From an optimization exercise on the open Yosys and OpenROAD flow, aimed at small area; shortcuts taken in it are not production practice. Where RTL was checked, it was by simulation tests only, not by an equivalence proof against the original. Some runs may be left out. An edit can pass the tests and still lose a function that they never use. For runs 2 to 4, only the layout was checked, not whether the RTL still works. Power is estimated from default activity; no workload was simulated.

==> design/flow/design.v <==
module integral_40mhz(
   input  [19:0] P,
   input         C2,
   input  [17:0] B,
   input  [11:0] X,
   input  [11:0] ADC,         
   input         DLY,
   input  [11:0] THRESHOLD,
   output [19:0] P_NEXT,
   output        C_NEXT,      
   output        C2_NEXT,     
   output reg [17:0] B_NEXT
   );
   wire        pneg = P[19];
   wire [19:0] ap  = (pneg | DLY) ? 20'd0 :
                     C2 ? {1'b0, THRESHOLD, 1'b0, 6'd0} : P;
   wire [19:0] dlt = {2'b00, X, 6'd0} - {2'b00, B};
   wire [19:0] app = ap + dlt;
   assign P_NEXT  = app[19] ? 20'd0 : (pneg ? app : app - 20'd32);
   assign C_NEXT  = ap[19:6] > {2'b00, THRESHOLD};
   assign C2_NEXT = ap[19:6] > {1'b0, THRESHOLD, 1'b0};
   wire [17:0] xl  = {ADC, 6'd0};
   wire [17:0] bp1 = B + 18'd64;
   wire [17:0] bph = B + 18'd32;
   wire [17:0] bm1 = B - 18'd64;
   wire [17:0] bmh = B - 18'd32;
   always @* begin
      if (xl > bp1)      B_NEXT = B + 18'd4;
      else if (xl > bph) B_NEXT = B + 18'd2;
      else if (xl > B)   B_NEXT = B + 18'd1;
      else if (xl < bm1) B_NEXT = B - 18'd4;
      else if (xl < bmh) B_NEXT = B - 18'd2;
      else if (xl < B)   B_NEXT = B - 18'd1;
      else               B_NEXT = B;
   end
endmodule
module mops_40mhz(
		  input [1:0] ENABLE40,
		  input CLK120,
		  input RST,
         	  input [12-1:0] ADC0,
		  input [12-1:0] ADC1,
		  input [12-1:0] ADC2,
                  input [12-1:0] MIN0,
                  input [12-1:0] MIN1,
                  input [12-1:0] MIN2,
                  input [12-1:0] MAX0,
                  input [12-1:0] MAX1,
                  input [12-1:0] MAX2,
		  input [2:0] TRIG_ENABLE,
	          input [6:0] OCCUPANCY,
                  input [11:0] INT,
                  input [3:0] OFS,
		  input [1:0] MULTIPLICITY,
   		  output reg TRIG
		  );
   wire ph0 = ENABLE40[0];
   wire ph1 = ENABLE40[1];
   wire ph2 = ~(ENABLE40[0] | ENABLE40[1]);
   localparam SW = 89;
   reg [SW-1:0] r0, r1, r2;
   wire [SW-1:0] s = r2;        
   reg          RST_D1, RST_D2;
   reg [11:0]   ADC_S0, ADC_S1;
   reg [3*120-1:0] WCHAIN;      
   reg [3*121-1:0]         ICHAIN;      
   reg [6:0]    WCNT;                   
   reg [6:0]    ICNT;                   
   reg          G, TN, TP;
   wire [11:0] xin  = ph0 ? ADC0 : ADC_S0;
   wire [11:0] mink = ph0 ? MIN0 : ph1 ? MIN1 : MIN2;
   wire [11:0] maxk = ph0 ? MAX0 : ph1 ? MAX1 : MAX2;
   wire        tek  = ph0 ? TRIG_ENABLE[0] : ph1 ? TRIG_ENABLE[1] : TRIG_ENABLE[2];
   wire        clr  = ph0 ? G : TN;
   wire        wb   = WCHAIN[3*120-1] & (WCNT == 7'd120);
   wire        dly  = ICHAIN[3*121-1] & (ICNT == 7'd121);
   wire        cprev = ICHAIN[2];
   wire        zap  = RST | (RST_D1 & ~ph0) | (RST_D2 & ph2);
   wire [11:0] sx  = s[11:0];
   wire [11:0] spv = s[23:12];
   wire [11:0] sw  = s[35:24];
   wire        sng = s[36];
   wire [3:0]  sv  = s[40:37];
   wire [12:0] ts  = {1'b0, sx} - {1'b0, spv};
   wire        negn = ts[12];
   wire        veto = (sv != 4'd0);
   wire [11:0] sp  = sng ? 12'd0 : sw;
   wire        inr = (sw <= maxk) && (sw > mink) && tek;
   reg [3:0] lg;
   integer   i;
   always @* begin
      lg = 4'd0;
      for (i = 1; i < 12; i = i + 1)
        if (sp[i]) lg = i;
   end
   wire [4:0] thofs = {1'b0, OFS} + 5'd3;
   wire [4:0] vdiff = {1'b0, lg} - thofs;
   wire [3:0] vcalc = ({1'b0, lg} > thofs) ? vdiff[3:0] : 4'd0;
   wire        pt_n = veto ? 1'b0 : (sng & inr);
   wire        ng_n = veto ? 1'b0 : negn;
   wire [11:0] w_n  = veto ? 12'd0 : (negn ? sp : sp + ts[11:0]);
   wire [3:0]  v_n  = veto ? sv - 4'd1 : (negn ? vcalc : 4'd0);
   wire [5:0]  soc = s[47:42];
   wire        spt = s[41];
   wire [5:0]  oc_n = clr ? 6'd0 :
                      (spt & ~wb) ? soc + 6'd1 :
                      (~spt & wb) ? soc - 6'd1 : soc;
   wire        sb_n = ({1'b0, soc} > OCCUPANCY) & cprev;
   wire [19:0] p_n;
   wire        c_n, c2_n;
   wire [17:0] b_n;
   integral_40mhz integ(.P(s[68:49]), .C2(s[70]), .B(s[88:71]), .X(sx),
                        .ADC(xin), .DLY(dly), .THRESHOLD(INT),
                        .P_NEXT(p_n), .C_NEXT(c_n), .C2_NEXT(c2_n),
                        .B_NEXT(b_n));
   wire [SW-1:0] s_n = {b_n, c2_n, c_n, p_n, sb_n, oc_n, pt_n, v_n, ng_n,
                        w_n, sx, xin};
   wire [1:0] sum = r0[48] + r1[48] + r2[48];
   always @(posedge CLK120) begin
      r0 <= zap ? {SW{1'b0}} : s_n;
      r1 <= r0;
      r2 <= r1;
      WCHAIN <= {WCHAIN[3*120-2:0], spt};
      ICHAIN <= {ICHAIN[3*121-2:0], s[69]};
      RST_D1 <= RST;
      RST_D2 <= RST_D1;
      ADC_S0 <= ph0 ? ADC1 : ADC_S1;
      ADC_S1 <= ADC2;
      if (RST | (ph2 & (RST_D1 | RST_D2 | TN)))
        WCNT <= 7'd0;
      else if (ph2 && WCNT != 7'd120)
        WCNT <= WCNT + 7'd1;
      if (RST | (ph2 & (RST_D1 | RST_D2)))
        ICNT <= 7'd0;
      else if (ph2 && ICNT != 7'd121)
        ICNT <= ICNT + 7'd1;
      if (RST) begin
         G <= 1'b0;
         TN <= 1'b0;
         TP <= 1'b0;
         TRIG <= 1'b0;
      end else if (ph0) begin
         G <= (sum >= MULTIPLICITY) && (MULTIPLICITY != 2'd0);
         TN <= G;
         TP <= TN;
         TRIG <= TN & ~TP;
      end
   end
endmodule
==> design/flow/run.sh <==
#!/bin/bash
# synth_recipe.tcl (not shown) runs the flow's synth.tcl, then flattens the netlist and writes it again
# the make line also repeats each setting of config.mk as NAME=value (left out here)
make -C /OpenROAD-flow-scripts/flow DESIGN_CONFIG=/design/flow/config.mk WORK_HOME=/design/flow/orfs CLKGATE_MAP_FILE= SYNTH_SCRIPT=/design/flow/synth_recipe.tcl finish
==> design/flow/config.mk <==
export PLATFORM = sky130hd
export DESIGN_NAME = mops_40mhz
export DESIGN_NICKNAME = mops_40mhz
export VERILOG_FILES = /design/flow/design.v
export SDC_FILE = /design/flow/constraint.sdc
export NUM_CORES = 4
export LEC_CHECK = 0
export CAP_MARGIN = 20
export CORE_MARGIN = 2
export CORE_UTILIZATION = 45
export SLEW_MARGIN = 20
==> design/flow/constraint.sdc <==
create_clock -name core_clock -period 8.3 [get_ports {CLK120}]
set_input_delay 1.6600 -clock core_clock [delete_from_list [all_inputs] [get_ports {CLK120}]]
set_output_delay 1.6600 -clock core_clock [all_outputs]
set_load 0.01 [all_outputs]
Run 1, gate-type map:
(2 px per µm)
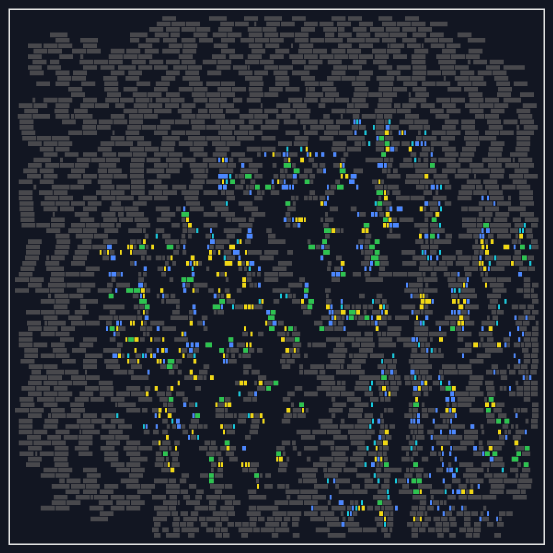
NAND gates: shown in yellow, cells 211, most used nand2_1. NOR gates: shown in blue, cells 262, most used nor2_1. AND-OR and OR-AND gates: shown in green, cells 98, most used a21o_1. inverters: shown in cyan, cells 87, most used inv_1.
post-route insts no fill: 3677
multi-input combinational area share: 26.9%
commonest non-fill, non-tap cell in the layout: dfxtp_1

Run 1, wires at chosen ports, followed through buffers:
(2 px per µm)
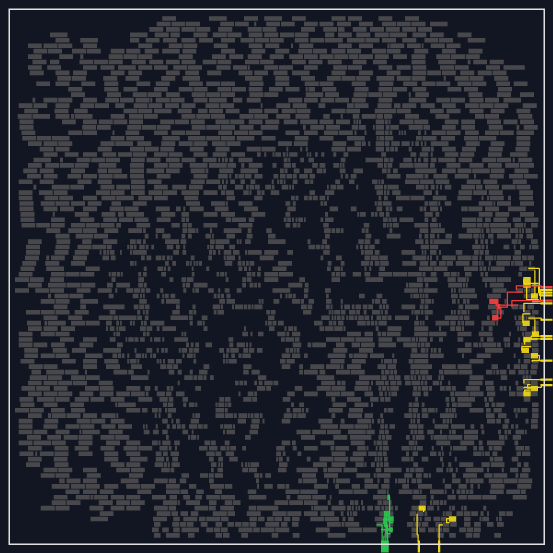
`OFS`: shown in green, direction input, end cells 6, buffers 4, wire 79.3 µm. `MULTIPLICITY`: shown in red, direction input, end cells 3, buffers 2, wire 79.7 µm. `MIN2`: shown in yellow, direction input, end cells 12, buffers 12, wire 231 µm.
PortBufs: 140
I/O pin cnt: 141

==> results.ini, run 1 <==
[finish]
design.final.nets=3056
diodes=0
multiInputGateArea_um2=9860
area_growth_syn_to_layout_pct=18.0
layout-drive-gt1-share_pct=7.84

[timing]
post-route-period-util_pct=70.8
rsz0062_at_grt=false
hold_viol=0
fin_hold_ws_ns=0.296
worst_pin_slew_ns=1.06
slew_headroom_pct=27.9
slew_violations=0
clock_skew_ns=0.0530

[yosys]
synth_top_cell_by_area=dfxtp_1
seq_area_frac_synth_pct=66.6
yosys_warnings=2
synth_ff_type=dfxtp_1
synth_edf_count=0
synthMostInstantiatedCell=dfxtp_1
yosysTopAreaCellShare_pct=66.6
yosys-top-cells-count=dfxtp_1 (1034), ha_1 (195), nor2_1 (156)

[worst_setup_path]
required_ns=8.82
startpoint_type=register
ff2ff_setup_slack_ns=2.43
r2r_cells=15
endpoint=r0[67]$_SDFF_PP0_
r2r-end=r0[67]$_SDFF_PP0_
reg2reg_from=r2[72]$_DFF_P_
arrival_ns=6.40
critPathKind=register to register
crit_fanout=10
cp_slowest_stage_delay_ns=0.80
cp-end-kind=register

[floorplan]
dieArea_um2=71200
fp.dieW_um=267

[grt]
global_route.overflow_total=0
grt_pass1_vias=18503
antenna_found_initial=0

[clocking]
postCtsSetupBuffers=0
root_buffer=clkbuf_16
cts_buffer_depth=3
ctsResizeCount=0
cts_hold_buffers=0
cts_tree=built
htreeDepth=3

[hold_path]
min_to=ICHAIN[251]$_DFF_P_
hold_path_depth=0
holdCritPathClass=register to register

[power_and_ir_drop]
total_power_uw=12600
leakage_uw=0.0151

[routing]
avgViaCountPerCell=4.94
top_layer=met4
vias=18172

[run_status]
status=timing/DRC/antenna clean

Run 1, placement view:
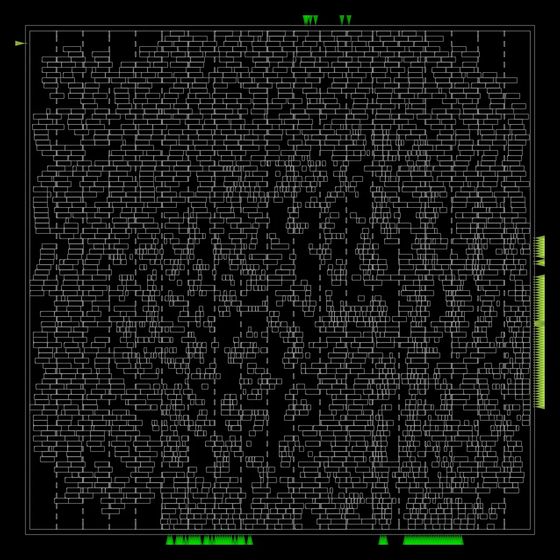
sequential share of cell area: 56.5%
Cell Rows: 96
total core area: 68500 µm²
fin util: 53.5%

Run 1, the worst timing path:
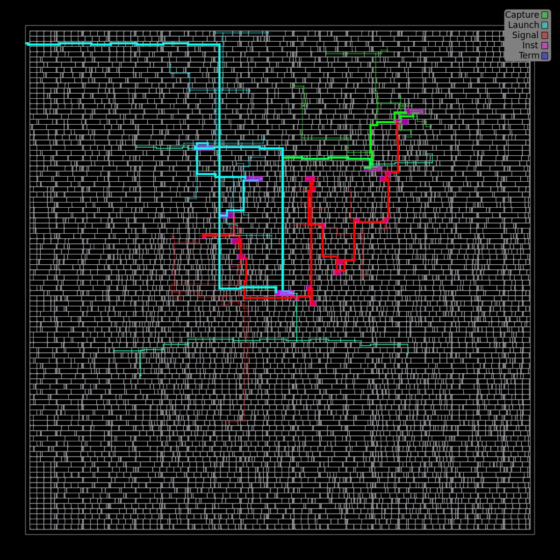
final worst path period need: 5.87 ns
setup TNS: 0 ns

==> run 1: critical path, delay by kind of cell (launching register included) <==
| family | cells | cell delay [ns] |
|---|---|---|
| AO/OA/AOI/OAI | 7 | 2.13 |
| adder cells (fa/ha/maj) | 2 | 0.66 |
| buffers and inverters | 1 | 0.38 |
| flip-flops | 1 | 0.42 |
| AND/OR/NAND/NOR | 5 | 2.14 |
==> run 1: layer usage <==
metal / vias up / global-route usage (%)
met4: 0 / 5.98
met5: - / 0
met1: 8573 / 22.8
li1: 9115 / -
met3: 116 / 3.55
met2: 368 / 29.4
==> run 1: placed cells by master, fill, tap and decap left out, types with 50 or more instances in the layout <==
| master | Yosys | routed |
|---|---|---|
| nand3_1 | 53 | 53 |
| clkdlybuf4s50_1 | 0 | 138 |
| nand2_1 | 97 | 97 |
| xnor2_1 | 95 | 95 |
| nor2_1 | 156 | 155 |
| mux2i_1 | 54 | 54 |
| nor3_1 | 50 | 50 |
| ha_1 | 195 | 195 |
| dfxtp_1 | 1034 | 1034 |
| clkbuf_16 | 0 | 96 |
| inv_1 | 82 | 82 |
| a21oi_1 | 113 | 113 |
| o21ai_0 | 60 | 60 |
==> run 1: sequential cells by signal (all words and copies together), names as in the netlist, 7 cells and up <==
name and flops:
ADC_S0 12, ICNT 7, r0 89, ADC_S1 12
WCNT 7, r1 89, r2 89, ICHAIN 363
WCHAIN 360
==> run 1: layout make-up <==
cell class / count / share of cell area, %
repair buffers: 147 / 3.94
flip-flops and latches: 1034 / 56.5
well taps: 882 / 3.01
inverters: 87 / 0.891
clock inverters: 45 / 1.48
clock buffers: 131 / 7.30
multi-input cells: 1351 / 26.9
==> run 1: cells by family (layout without fill, tap and decap cells) <==
family          count (synthesis)  in the layout  synth area share (%)
compound gates                389            389                  8.32
xor+xnor                      119            119                  3.36
fa+ha+maj                     200            200                  8.18
buf+inv                       139            410                  1.68
flops                        1034           1034                  66.6
mux                            79             79                  2.65
simple gates                  564            564                  9.18
==> run 1: power by group <==
part	internal [µW]	switching [µW]	leakage, µW
clock network	2480	1850	0.00158
registers	5250	132	0.00836
logic	1170	1710	0.00517
total	8910	3690	0.0151
==> run 2, diff against run 1 <==
--- a/design/flow/design.v
+++ b/design/flow/design.v
@@ -19,20 +19,37 @@
    assign P_NEXT  = app[19] ? 20'd0 : (pneg ? app : app - 20'd32);
    assign C_NEXT  = ap[19:6] > {2'b00, THRESHOLD};
    assign C2_NEXT = ap[19:6] > {1'b0, THRESHOLD, 1'b0};
-   wire [17:0] xl  = {ADC, 6'd0};
-   wire [17:0] bp1 = B + 18'd64;
-   wire [17:0] bph = B + 18'd32;
-   wire [17:0] bm1 = B - 18'd64;
-   wire [17:0] bmh = B - 18'd32;
+   wire [11:0] bh  = B[17:6];
+   wire        b5  = B[5];
+   wire        bl0 = (B[5:0] == 6'd0);
+   wire        bq0 = (B[4:0] == 5'd0);
+   wire [12:0] d   = {1'b0, ADC} - {1'b0, bh};
+   wire        dneg = d[12];
+   wire        dz  = (d == 13'd0);
+   wire        d1  = (d == 13'd1);
+   wire        dm1 = (d == 13'h1fff);
+   wire        dge1 = ~dneg & ~dz;
+   wire        dge2 = dge1 & ~d1;
+   wire        bhmax = (bh == 12'hfff);
+   wire        bhmin = (bh == 12'h000);
+   wire        xnz = (ADC != 12'd0);
+   wire gt1 = bhmax ? xnz : dge2;
+   wire gth = (bhmax & b5) ? xnz : (dge2 | (d1 & ~b5));
+   wire gt0 = dge1;
+   wire lt1 = bhmin ? ((ADC != 12'hfff) | ~bl0) : ((dneg & ~dm1) | (dm1 & ~bl0));
+   wire lth = (bhmin & ~b5) ? 1'b1 : (dneg | (dz & b5 & ~bq0));
+   wire lt0 = dneg | (dz & ~bl0);
+   reg [3:0] inc;
    always @* begin
-      if (xl > bp1)      B_NEXT = B + 18'd4;
-      else if (xl > bph) B_NEXT = B + 18'd2;
-      else if (xl > B)   B_NEXT = B + 18'd1;
-      else if (xl < bm1) B_NEXT = B - 18'd4;
-      else if (xl < bmh) B_NEXT = B - 18'd2;
-      else if (xl < B)   B_NEXT = B - 18'd1;
-      else               B_NEXT = B;
+      if (gt1)      inc = 4'd4;
+      else if (gth) inc = 4'd2;
+      else if (gt0) inc = 4'd1;
+      else if (lt1) inc = 4'hc;
+      else if (lth) inc = 4'he;
+      else if (lt0) inc = 4'hf;
+      else          inc = 4'd0;
    end
+   always @* B_NEXT = B + {{14{inc[3]}}, inc};
 endmodule
 module mops_40mhz(
 		  input [1:0] ENABLE40,
@@ -102,9 +119,8 @@
    wire [3:0]  v_n  = veto ? sv - 4'd1 : (negn ? vcalc : 4'd0);
    wire [5:0]  soc = s[47:42];
    wire        spt = s[41];
-   wire [5:0]  oc_n = clr ? 6'd0 :
-                      (spt & ~wb) ? soc + 6'd1 :
-                      (~spt & wb) ? soc - 6'd1 : soc;
+   wire        ocdn = ~spt & wb;
+   wire [5:0]  oc_n = clr ? 6'd0 : soc + {{5{ocdn}}, spt ^ wb};
    wire        sb_n = ({1'b0, soc} > OCCUPANCY) & cprev;
    wire [19:0] p_n;
    wire        c_n, c2_n;
--- a/design/flow/config.mk
+++ b/design/flow/config.mk
@@ -7,5 +7,6 @@
 export LEC_CHECK = 0
 export CAP_MARGIN = 20
 export CORE_MARGIN = 2
-export CORE_UTILIZATION = 45
+export CORE_UTILIZATION = 65
+export CTS_BUF_LIST = sky130_fd_sc_hd__clkbuf_8
 export SLEW_MARGIN = 20
Run 2, the worst timing path:
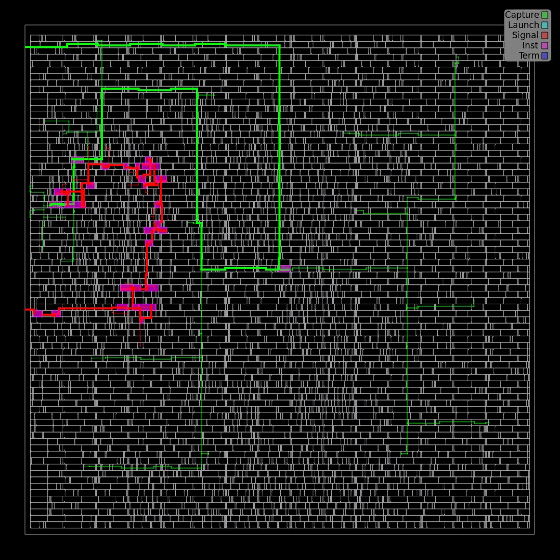
fin util: 77.7%
final worst path period need: 7.27 ns
post-route insts no fill: 3256
post-route setup slack: 1.03 ns

Run 2, where the registers sit:
(3 px per µm) Other sequential cells in the stronger gray, the rest of the logic in the fainter gray.
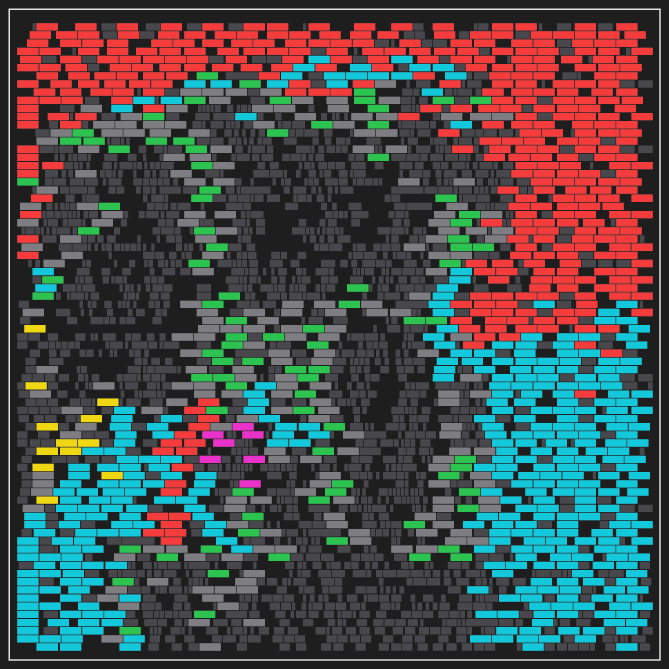
`WCHAIN`: shown in cyan, sequential cells 360. `ICHAIN`: shown in red, sequential cells 363. `ADC_S0`: shown in yellow, sequential cells 12. `WCNT`: shown in magenta, sequential cells 7. `r1`: shown in green, sequential cells 89.
Another 203 sequential cells are not colored.
register area: 20700 µm²
sequential share of cell area: 60.0%
Seq group: 5440 µW

==> results.ini, run 2 <==
[worst_setup_path]
crit_fanout=4
path_buf_inv=3
arrival_ns=7.99
startpoint=ADC0[0]
cp-end-kind=register
critPathKind=primary input to register
startpoint_type=primary input
reg2reg_from=ADC_S0[0]$_DFF_P_
path_delay_family=compound AO/OA/AOI/OAI gates
cp_slowest_stage_delay_ns=0.64
required_ns=9.02
cpMaxStageDelayCell=or4b_2

[finish]
layout-drive-gt1-share_pct=10.5
design.final.nets=2855
largest_register_ffs=363
largestRegisters=ICHAIN: 363 flops, WCHAIN: 360 flops
area_growth_syn_to_layout_pct=17.6
design_area_um2=34500
final_common_cell=dfxtp_1
layout_common_cells=dfxtp_1 (1034), nor2_1 (187), clkbuf_8 (183)
regMostFlops=ICHAIN

[timing]
clock_skew_ns=0.0260
hold_viol=0
finalSetupTns_ns=0
max_freq_mhz=138
rsz0062_at_grt=false
post-route-period-util_pct=87.6
slew_headroom_pct=35.4
slew_violations=0
worst_pin_slew_ns=0.967

[yosys]
synth_edf_count=0
synth-async-reset-ratio_pct=0
yosys_warnings=2
synth_area_leaders=dfxtp_1 (71%), ha_1 (6.7%), nor2_1 (2.4%)
synth_compound_area_share_pct=6.90
syn_nets=2598
synth.cell_area_um2=29300
synthAdderAreaFrac_pct=7.29
yosysUniqueCellTypes=82
seq_area_frac_synth_pct=70.6
postSynthRegisterBits=1034
yosys-top-cells-count=dfxtp_1 (1034), nor2_1 (187), ha_1 (158)
synth_xor_area_share_pct=2.78
synthMostInstantiatedCell=dfxtp_1
synth_ff_type=dfxtp_1
postSynthAreaPerCell_um2=12.8
synth_top_family_by_area=simple AND/OR/NAND/NOR gates
yosysTopAreaCellShare_pct=70.6
synth_top_cell_by_area=dfxtp_1
synth_mux_area_share_pct=2.59
synth-simple-area-share_pct=7.96

[routing]
drc=0
avgViaCountPerCell=5.10
drt-wirelength-per-cell_um=16.4
vias=16612
totalWireLength_um=53500
first_iter_violations=891
ant_nets=0
dr.pass1.iters=5

[power_and_ir_drop]
pwr-share-seq_pct=42.5
pwr-share-clk_pct=31.9
ir_worst_vdd_uv=291
combPwrFrac_pct=25.6
p_switching_uw=3960
leakage_uw=0.0147
p_per_area_nw_per_um2=372
p_int_uw=8860
switching_share_pct=30.9

[hold_path]
holdCritPathClass=register to register

[placed_design]
dp_cells=2994
dp_hpwl_um=33900
gp_congestion=0.842
place_worst_setup_slack_ns=0.330
postPlaceCellArea_um2=31400
io_buffers=140

[grt]
global_route.overflow_total=0
track_usage_pct=23.9
grt_pass1_vias=17362
grt_max_degree=51
grt_pass1_wl_um=87800
antenna_found_initial=1

[clocking]
postCtsSetupBuffers=0
cts_buffer_depth=3
cts_hold_buffers=0
htreeDepth=4
clkSlewWorstSetupHoldPaths_ns=0.06
clock_sinks=1034
ctsResizeCount=0
cts_tree=built
root_buffer=clkbuf_8
clk_latency_ns=0.79
cts_buffers=145

[floorplan]
io_pins=141
start_util_pct=66.0
fp.dieH_um=216
fp.dieW_um=216
dieArea_um2=46800
core_area_um2=44400
rows=77

[run_status]
status=timing/DRC/antenna clean

[job]
max_cap_violations=0

[run 2: cell count changes in the layout (fill, tap and decap cells not counted), sizes merged, moves of 15 or more]
cell / change
inv: +70
clkbuf: +52
nor2: +32
nand2: -25
nand3: -34
ha: -37
xnor2: -40
nor3: -26
clkinv: -15
and3: -16
[run 2: final timing paths]
check,end,cells after the start,slack (ns)
max,r0[87]$_SDFF_PP0_,26,1.03
min,r2[26]$_DFF_P_,0,0.31
max reg2reg,r0[87]$_SDFF_PP0_,25,2.05
min reg2reg,r2[26]$_DFF_P_,0,0.31
[run 2: kinds of logic after synthesis]
kind of cell / Yosys count
fa+ha+maj: 166
compound gates: 307
xor+xnor: 93
buf+inv: 149
flops: 1034
simple gates: 469
mux: 74
[run 2: layout make-up]
type | count | area [µm²]
clock inverter | 78 | 596
antenna | 1 | 2.50
fill | 2592 | 9930
inverter | 113 | 424
timing repair buffer | 146 | 1440
clock buffer | 183 | 2520
tap | 592 | 741
sequential | 1034 | 20700
multi-input combinational | 1109 | 8070
[run 2: per-stage QoR]
step | total power [µW] | hold slack, ns
after floorplan | 7990 | 0.310
after global placement | 8630 | 0.310
after detailed placement | 8740 | 0.312
after CTS | 12900 | 0.307
after global routing | 13500 | 0.312
final | 12800 | 0.307
[run 2: power by group through the flow]
stage          combinational (µW)  sequential, µW  clock [µW]
2_1_floorplan                2510            5470           0
3_3_place_gp                 3090            5540           0
3_5_place_dp                 3200            5550           0
4_1_cts                      3250            5440        4190
5_1_grt                      3650            5470        4410
6_report                     3280            5440        4090
[run 2: worst register-to-register path, stage by stage (launching register included)]
cell and delay (ns):
dfxtp_1 0.30, mux2i_1 0.31, ha_1 0.25, inv_1 0.06, fa_1 0.39, a21o_1 0.23
a221oi_2 0.27, xnor2_1 0.13, nor4b_2 0.35, o2111ai_1 0.18, nor4_2 0.34, mux2i_1 0.13
nand2b_1 0.21, o22ai_1 0.19, ha_1 0.23, inv_1 0.07, fa_1 0.38, nor2b_1 0.18
o21a_1 0.15, o21ai_0 0.13, a21oi_1 0.24, o211ai_1 0.18, a311oi_1 0.35, o21ai_0 0.23
or4b_2 0.64, nand3_1 0.10
[run 2: per-layer routing]
layer / share of wire (%) / vias to the layer above / track usage (%)
li1: - / 8268 / -
met2: 47 / 383 / 39.1
met3: 4.6 / 112 / 6.11
met4: 2.9 / 0 / 11.0
met1: 45 / 7849 / 29.9
met5: 0 / - / 0
==> run 3, diff against run 2 <==
--- a/design/flow/design.v
+++ b/design/flow/design.v
@@ -17,8 +17,10 @@
    wire [19:0] dlt = {2'b00, X, 6'd0} - {2'b00, B};
    wire [19:0] app = ap + dlt;
    assign P_NEXT  = app[19] ? 20'd0 : (pneg ? app : app - 20'd32);
-   assign C_NEXT  = ap[19:6] > {2'b00, THRESHOLD};
-   assign C2_NEXT = ap[19:6] > {1'b0, THRESHOLD, 1'b0};
+   wire        selp  = ~(pneg | DLY) & ~C2;
+   wire        selt  = ~(pneg | DLY) & C2;
+   assign C_NEXT  = selp ? (P[18:6] > {1'b0, THRESHOLD}) : (selt & (THRESHOLD != 12'd0));
+   assign C2_NEXT = selp & (P[18:6] > {THRESHOLD, 1'b0});
    wire [11:0] bh  = B[17:6];
    wire        b5  = B[5];
    wire        bl0 = (B[5:0] == 6'd0);
@@ -84,13 +86,15 @@
    reg [6:0]    WCNT;                   
    reg [6:0]    ICNT;                   
    reg          G, TN, TP;
+   wire        wfull = (WCNT == 7'd85);
+   wire        ifull = (ICNT == 7'd42);
    wire [11:0] xin  = ph0 ? ADC0 : ADC_S0;
    wire [11:0] mink = ph0 ? MIN0 : ph1 ? MIN1 : MIN2;
    wire [11:0] maxk = ph0 ? MAX0 : ph1 ? MAX1 : MAX2;
    wire        tek  = ph0 ? TRIG_ENABLE[0] : ph1 ? TRIG_ENABLE[1] : TRIG_ENABLE[2];
    wire        clr  = ph0 ? G : TN;
-   wire        wb   = WCHAIN[3*120-1] & (WCNT == 7'd120);
-   wire        dly  = ICHAIN[3*121-1] & (ICNT == 7'd121);
+   wire        wb   = WCHAIN[3*120-1] & wfull;
+   wire        dly  = ICHAIN[3*121-1] & ifull;
    wire        cprev = ICHAIN[2];
    wire        zap  = RST | (RST_D1 & ~ph0) | (RST_D2 & ph2);
    wire [11:0] sx  = s[11:0];
@@ -144,12 +148,12 @@
       ADC_S1 <= ADC2;
       if (RST | (ph2 & (RST_D1 | RST_D2 | TN)))
         WCNT <= 7'd0;
-      else if (ph2 && WCNT != 7'd120)
-        WCNT <= WCNT + 7'd1;
+      else if (ph2 && !wfull)
+        WCNT <= {WCNT[5:0], ~(WCNT[6] ^ WCNT[5])};
       if (RST | (ph2 & (RST_D1 | RST_D2)))
         ICNT <= 7'd0;
-      else if (ph2 && ICNT != 7'd121)
-        ICNT <= ICNT + 7'd1;
+      else if (ph2 && !ifull)
+        ICNT <= {ICNT[5:0], ~(ICNT[6] ^ ICNT[5])};
       if (RST) begin
          G <= 1'b0;
          TN <= 1'b0;
==> design/flow/flow/run.sh (new file) <==
#!/bin/bash
# Standard layout, with the clock tree built from small buffers and no
# dummy loads, and the ports buffered with the smallest buffer.
set -euo pipefail
export CTS_ARGS="-sink_clustering_enable -repair_clock_nets -dont_use_dummy_load -buf_list sky130_fd_sc_hd__clkbuf_4 -sink_clustering_size 10 -sink_clustering_max_diameter 30"
export BUFFER_PORTS_ARGS="-buffer_cell sky130_fd_sc_hd__buf_1"
bash standard.sh > standard_flow.log 2>&1
==> design/flow/standard.sh (new file) <==
#!/bin/bash
# synth_recipe.tcl (not shown) runs the flow's synth.tcl, then flattens the netlist and writes it again
# the make line also repeats each setting of config.mk as NAME=value (left out here)
make -C /OpenROAD-flow-scripts/flow DESIGN_CONFIG=/design/flow/config.mk WORK_HOME=/design/flow/orfs CLKGATE_MAP_FILE= SYNTH_SCRIPT=/design/flow/synth_recipe.tcl "${@:-finish}"
--- a/design/flow/config.mk
+++ b/design/flow/config.mk
@@ -8,5 +8,4 @@
 export CAP_MARGIN = 20
 export CORE_MARGIN = 2
 export CORE_UTILIZATION = 65
-export CTS_BUF_LIST = sky130_fd_sc_hd__clkbuf_8
 export SLEW_MARGIN = 20
removed: design/flow/run.sh
Run 3, placement view:
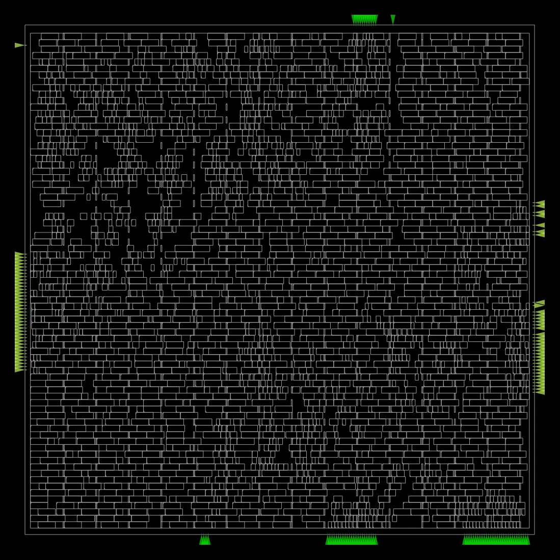
Cell Rows: 77
total core area: 44200 µm²

Run 3, routed clock nets over the placement:
(2 px per µm)
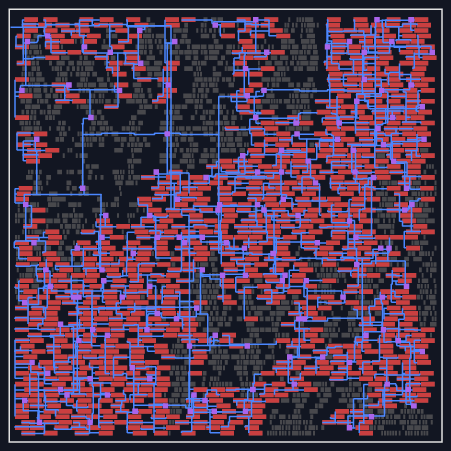
cells driving clock nets: shown in purple, count 147. clock wires: shown in blue, length 9380 µm. flip-flops: shown in red, count 1034.
Position of the flops: widely spread. There are 148 routed clock nets.
power share of the clock group: 21.5%
Clock group: 2220 µW

==> results.ini, run 3 <==
[clocking]
cts_buffer_depth=3
root_buffer=clkbuf_4
htreeDepth=4
cts_tree=built
cts_buffers=147
clock_sinks=1034
postCtsSetupBuffers=0
clkSlewWorstSetupHoldPaths_ns=0.06
clk_latency_ns=0.95
cts_hold_buffers=0
ctsResizeCount=0

[grt]
grt_pass1_wl_um=78200
grt_max_degree=63
grt_pass1_vias=16441
track_usage_pct=21.1
antenna_found_initial=2
global_route.overflow_total=0

[placed_design]
postPlaceCellArea_um2=30300
io_buffers=140
dp_hpwl_um=32400
gp_congestion=0.903
dp_cells=2964
place_worst_setup_slack_ns=0.171

[yosys]
seq_area_frac_synth_pct=71.1
synthMostInstantiatedCell=dfxtp_1
synth_area_leaders=dfxtp_1 (71%), ha_1 (6.6%), nor2_1 (2.3%)
yosys-top-cells-count=dfxtp_1 (1034), nor2_1 (176), ha_1 (154)
postSynthRegisterBits=1034
synth_edf_count=0
synth_top_cell_by_area=dfxtp_1
yosysTopAreaCellShare_pct=71.1
yosys_warnings=2
synth_ff_type=dfxtp_1
synth-async-reset-ratio_pct=0
postSynthAreaPerCell_um2=12.9
syn_nets=2559

[timing]
worst_slack_ns=0.945
fin_hold_ws_ns=0.240
fin_crit_ns=7.36
post-route-period-util_pct=88.6
max_freq_mhz=136
rsz0062_at_grt=false
hold_viol=0
slew_headroom_pct=35.7
slew_violations=0
worst_pin_slew_ns=0.956

[power_and_ir_drop]
pwr-share-seq_pct=52.5
leakage_uw=0.0133
p_switching_uw=3130
total_power_uw=10300
combPwrFrac_pct=26.0
ir_worst_vdd_uv=251
switching_share_pct=30.3
p_per_area_nw_per_um2=329

[job]
max_cap_violations=0

[finish]
design_area_um2=31400
layout_common_cells=dfxtp_1 (1034), nor2_1 (176), ha_1 (154)
utilization_pct=71.1
largest_register_ffs=363
layout-drive-gt1-share_pct=7.42
regMostFlops=ICHAIN
final_common_cell=dfxtp_1
design.final.nets=2823
final_cells=3115
largestRegisters=ICHAIN: 363 flops, WCHAIN: 360 flops
area_growth_syn_to_layout_pct=7.94

[floorplan]
fp.dieH_um=216
start_util_pct=65.8
dieArea_um2=46500
io_pins=141
fp.dieW_um=216

[worst_setup_path]
path_delay_family=compound AO/OA/AOI/OAI gates
critPathKind=primary input to register
arrival_ns=8.12
required_ns=9.06
cp-end-kind=register
path_buf_inv=3
startpoint_type=primary input
cpMaxStageDelayCell=a211oi_1
crit_fanout=24

[routing]
drt-wirelength-per-cell_um=15.2
drc=0
totalWireLength_um=47300
first_iter_violations=633
ant_nets=0
avgViaCountPerCell=5.10
dr.pass1.iters=5
vias=15898

[run_status]
status=timing/DRC/antenna clean

[hold_path]
holdCritPathClass=register to register

run 3: cell count changes in the layout (fill, tap and decap cells not counted), moves of 11 or more:
cell	before	now
clkbuf_8	183	0
clkbuf_4	0	148
buf_1	0	138
clkdlybuf4s50_1	138	0
inv_1	153	106
nand2_1	72	54
clkinv_2	16	0
xor2_1	38	24
a31oi_1	15	3
nor2_1	187	176
run 3: worst paths after layout:
path / startpoint / endpoint / slack, ns / cells past startpoint
min reg2reg: r1[54]$_DFF_P_ / r2[54]$_DFF_P_ / 0.24 / 0
max reg2reg: ADC_S0[0]$_DFF_P_ / r0[85]$_SDFF_PP0_ / 1.85 / 25
max: ENABLE40[0] / r0[85]$_SDFF_PP0_ / 0.94 / 26
min: r1[54]$_DFF_P_ / r2[54]$_DFF_P_ / 0.24 / 0
run 3: power by group through the flow:
| stage | combinational, µW | clock [µW] | sequential, µW |
|---|---|---|---|
| CTS | 2670 | 2320 | 5430 |
| detailed placement | 2650 | 0 | 5540 |
| floorplan | 2100 | 0 | 5460 |
| finish | 2690 | 2220 | 5430 |
| global placement | 2560 | 0 | 5530 |
| global route | 3010 | 2530 | 5460 |
run 3: cell type report:
| type | instances | area (µm²) |
|---|---|---|
| Tap cell | 592 | 741 |
| Timing Repair Buffer | 146 | 576 |
| Sequential cell | 1034 | 20700 |
| Antenna cell | 4 | 10.0 |
| Clock buffer | 147 | 1100 |
| Fill cell | 3127 | 12800 |
| Multi-Input combinational cell | 1086 | 7900 |
| Inverter | 106 | 398 |
run 3: cells by family (layout without fill, tap and decap cells):
| group | Yosys count | in the layout | synth area share (%) |
|---|---|---|---|
| AOI/OAI and AO/OA | 301 | 301 | 6.70 |
| xor gates and xnor gates | 84 | 84 | 2.58 |
| adders and majority gates | 162 | 162 | 7.17 |
| buffers and inverters | 137 | 399 | 1.77 |
| DFF | 1034 | 1034 | 71.1 |
| muxes | 78 | 78 | 2.74 |
| other | 0 | 4 | 0 |
| and+or+nand+nor | 461 | 461 | 7.93 |
run 3: routing by layer:
| metal | GRT usage (%) | vias up | share of wire (%) |
|---|---|---|---|
| met1 | 27.8 | 7307 | 48 |
| li1 | - | 8102 | - |
| met3 | 5.40 | 130 | 4.8 |
| met2 | 32.6 | 359 | 44 |
| met5 | 0 | - | 0 |
| met4 | 10.6 | 0 | 3.1 |
==> run 4, diff against run 3 <==
==> design/flow/flow/run.sh (replaced) <==
#!/bin/bash
# Standard layout, with the clock tree built from small buffers and no
# dummy loads, and the ports buffered with the smallest buffer.
set -euo pipefail
export CTS_ARGS="-sink_clustering_enable -repair_clock_nets -dont_use_dummy_load -buf_list sky130_fd_sc_hd__clkbuf_8 -sink_clustering_size 18 -sink_clustering_max_diameter 40"
export BUFFER_PORTS_ARGS="-buffer_cell sky130_fd_sc_hd__buf_1"
bash standard.sh > standard_flow.log 2>&1
Run 4, placement view:
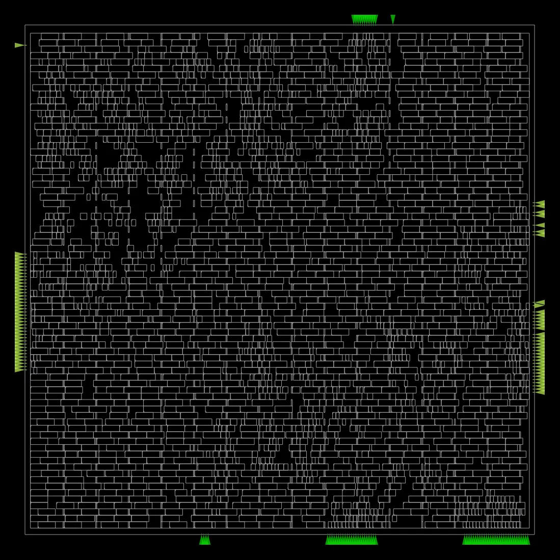
post-route insts no fill: 3058
sequential share of cell area: 65.5%
seq_cells: 1034
fin util: 71.5%

Run 4, where the registers sit:
(3 px per µm) Other sequential cells in the stronger gray, the rest of the logic in the fainter gray.
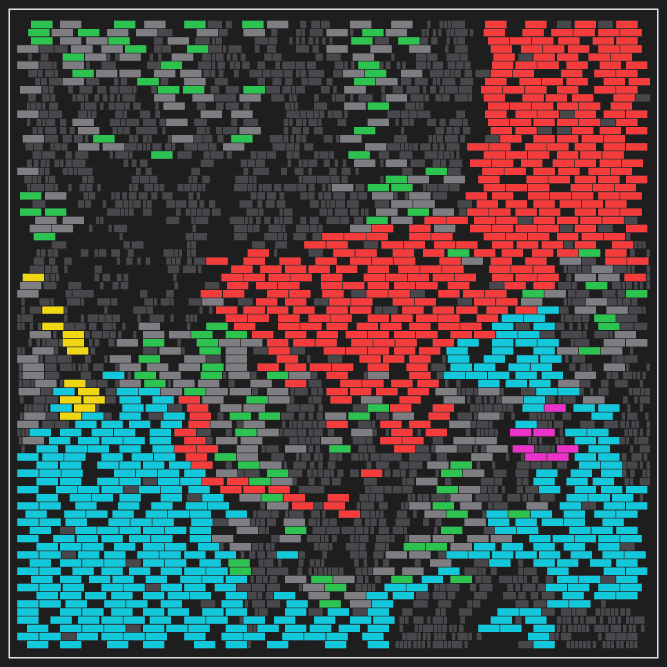
`ADC_S0`: shown in yellow, sequential cells 12, where left middle. `r1`: shown in green, sequential cells 89. `ICHAIN`: shown in red, sequential cells 363. `WCNT`: shown in magenta, sequential cells 7. `WCHAIN`: shown in cyan, sequential cells 360.
Seq group: 5430 µW

==> results.ini, run 4 <==
[run_status]
status=timing/DRC/antenna clean

[yosys]
synth_top_cell_by_area=dfxtp_1
yosys_warnings=2
synthMostInstantiatedCell=dfxtp_1
postSynthAreaPerCell_um2=12.9
synth_edf_count=0
synth.cell_area_um2=29100
postSynthRegisterBits=1034
yosysUniqueCellTypes=77

[placed_design]
place_worst_setup_slack_ns=0.171
gp_congestion=0.903

[worst_setup_path]
startpoint_type=primary input
cpMaxStageDelayCell=a211oi_1
critPathKind=primary input to register
required_ns=8.80
path_delay_family=compound AO/OA/AOI/OAI gates

[finish]
largest_register_ffs=363
diodes=0
layout-drive-gt1-share_pct=5.43
largestRegisters=ICHAIN: 363 flops, WCHAIN: 360 flops
fillers=3038

[routing]
drc=0
first_iter_violations=696
totalWireLength_um=47100
vias=15646

[clocking]
clock_sinks=1034
cts_buffers=94
htreeDepth=3
cts_tree=built

[timing]
max_freq_mhz=133
rsz0062_at_grt=false
clock_skew_ns=0.0979
slew_headroom_pct=37.2
fin_crit_ns=7.55
worst_pin_slew_ns=0.934
slew_violations=0
hold_viol=0

[grt]
grt_max_degree=63
grt_pass1_vias=15978

[power_and_ir_drop]
p_switching_uw=3110
leakage_uw=0.0133
p_per_area_nw_per_um2=333
combPwrFrac_pct=25.5

[job]
max_cap_violations=0

[floorplan]
fp.dieW_um=216

[run 4: area by class of cell]
class	count	area [µm²]	share of cell area [%]
repair buffers	146	576	1.82
flip-flops and latches	1034	20700	65.5
inverters	106	398	1.26
multi-input cells	1086	7900	25.0
well taps	592	741	2.34
clock buffers	94	1290	4.09
[run 4: metal layers]
metal	global-route usage, %	vias to the layer above	share of wire, %
met2	32.4	327	44
met3	3.96	116	4.3
li1	-	7954	-
met5	0	-	0
met1	27.9	7249	48
met4	9.59	0	3.2
[run 4: cell families after synthesis]
logic type	after synthesis	synth area share [%]
AOI/OAI and AO/OA	301	6.70
adders and majority gates	162	7.17
xor gates and xnor gates	84	2.58
and+or+nand+nor	461	7.93
muxes	78	2.74
DFF	1034	71.1
buffers and inverters	137	1.77
[run 4: worst paths after layout]
kind | from | to | slack [ns] | cells after the start
setup / recovery | ENABLE40[0] | r0[85]$_SDFF_PP0_ | 0.75 | 26
hold / removal | r1[7]$_DFF_P_ | r2[7]$_DFF_P_ | 0.24 | 0
setup reg to reg | ADC_S0[0]$_DFF_P_ | r0[85]$_SDFF_PP0_ | 1.89 | 25
hold reg to reg | r1[7]$_DFF_P_ | r2[7]$_DFF_P_ | 0.24 | 0
[run 4: power groups by stage]
| stage | Sequential (µW) | Combinational, µW | Clock (µW) |
|---|---|---|---|
| after CTS | 5430 | 2670 | 2500 |
| final | 5430 | 2680 | 2410 |
| after detailed placement | 5540 | 2650 | 0 |
| after floorplan | 5460 | 2100 | 0 |
| after global placement | 5530 | 2560 | 0 |
| after global routing | 5460 | 3010 | 2680 |
[run 4: per-stage QoR]
step | util (%) | power [µW]
floorplan | - | 7570
global placement | 68.5 | 8090
detailed placement | 68.5 | 8190
CTS | 71.5 | 10600
global route | 71.5 | 11100
finish | 71.5 | 10500
[run 4: what timing repair did]
action,in CTS,in global routing
endpoints found under the hold margin,0,0
buffers inserted,0,0
endpoints found under the setup margin,0,1
resized for setup,0,1

==> gallery <==
Routed clock nets over the placement.
(2 px per µm)
shot_01.png
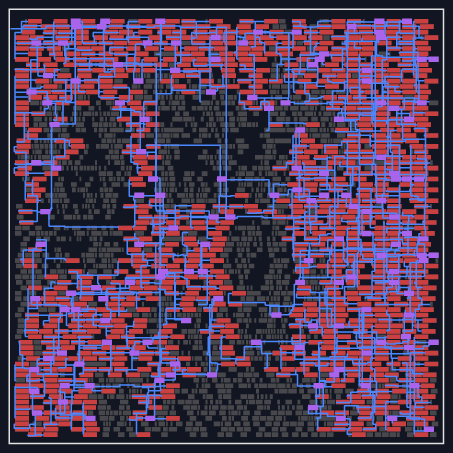
shot_02.png
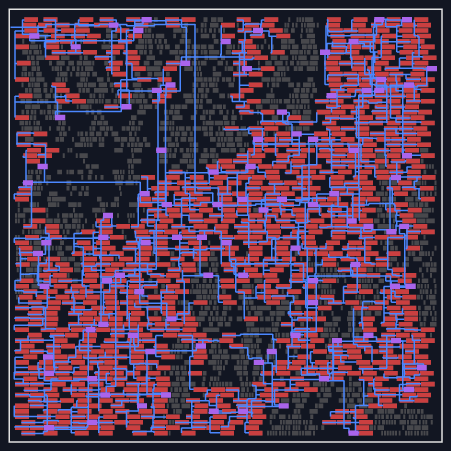
shot_03.png
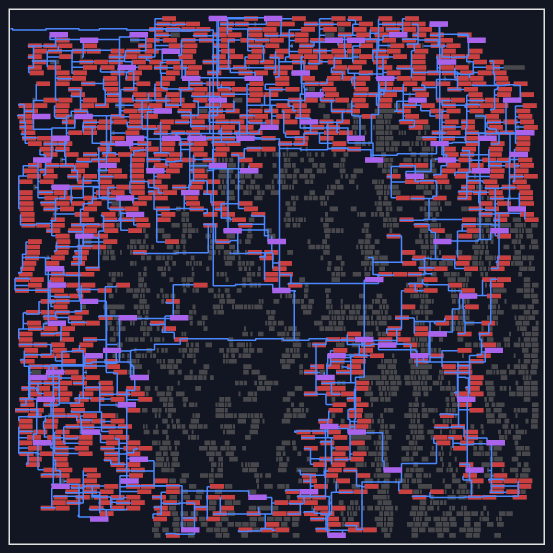
- run 4 = shot_02.png
- run 2 = shot_01.png
- run 1 = shot_03.png

Key to shot_01.png:
clock wires: shown in blue, length 11100 µm. flip-flops: shown in red, count 1034. cells driving clock nets: shown in purple, count 145.
Position of the flops: widely spread.


==> gallery <==
Wires at chosen ports, followed through buffers.
(2 px per µm)
panel A
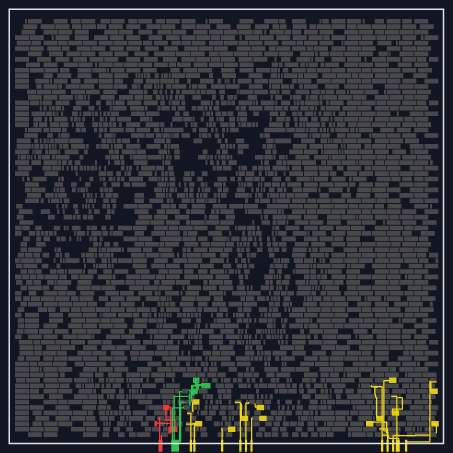
panel B
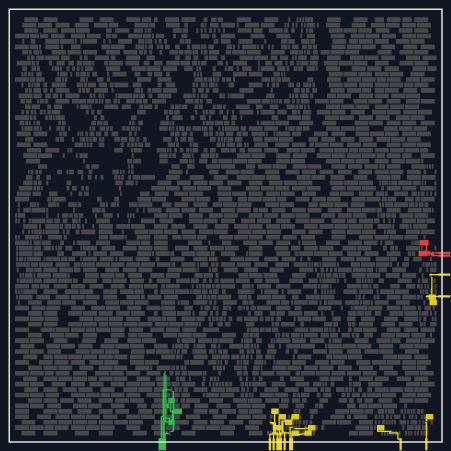
| picture | from |
|---|---|
| panel B | run 4 |
| panel A | run 2 |

[port drivers added, routing unchanged]
No port has a modelled driver above. Below, the same layouts with a new extraction and two added sets of constraints.
Step 1: set_driving_cell puts a clkbuf_16 on CLK120 and a buf_2 on each other input, an assumption about the parent block.
Step 2 moves the port delays by t, midway between the first and last clock arrival at a register: inputs arrive t later, outputs are due t later. That takes back most of the time a late clock gives input paths.
a / b / c = ideal / step 1 / step 2; a / b = the first two.
run | t (ns) | setup WS [ns] | clock arrival spread, ns
run 1 | 0.697 | 2.427 / 2.427 / 2.184 | 0.055 / 0.055
run 2 | 0.827 | 1.030 / 1.060 / 0.234 | 0.029 / 0.029
run 3 | 0.951 | 0.945 / 0.971 / 0.021 | 0.115 / 0.115
run 4 | 0.689 | 0.753 / 0.780 / 0.091 | 0.099 / 0.099
After both steps setup and hold are still met in every run listed. The setup slack of run 3, which loses most, moves by +0.026 ns with the drivers and by -0.924 ns with both steps.
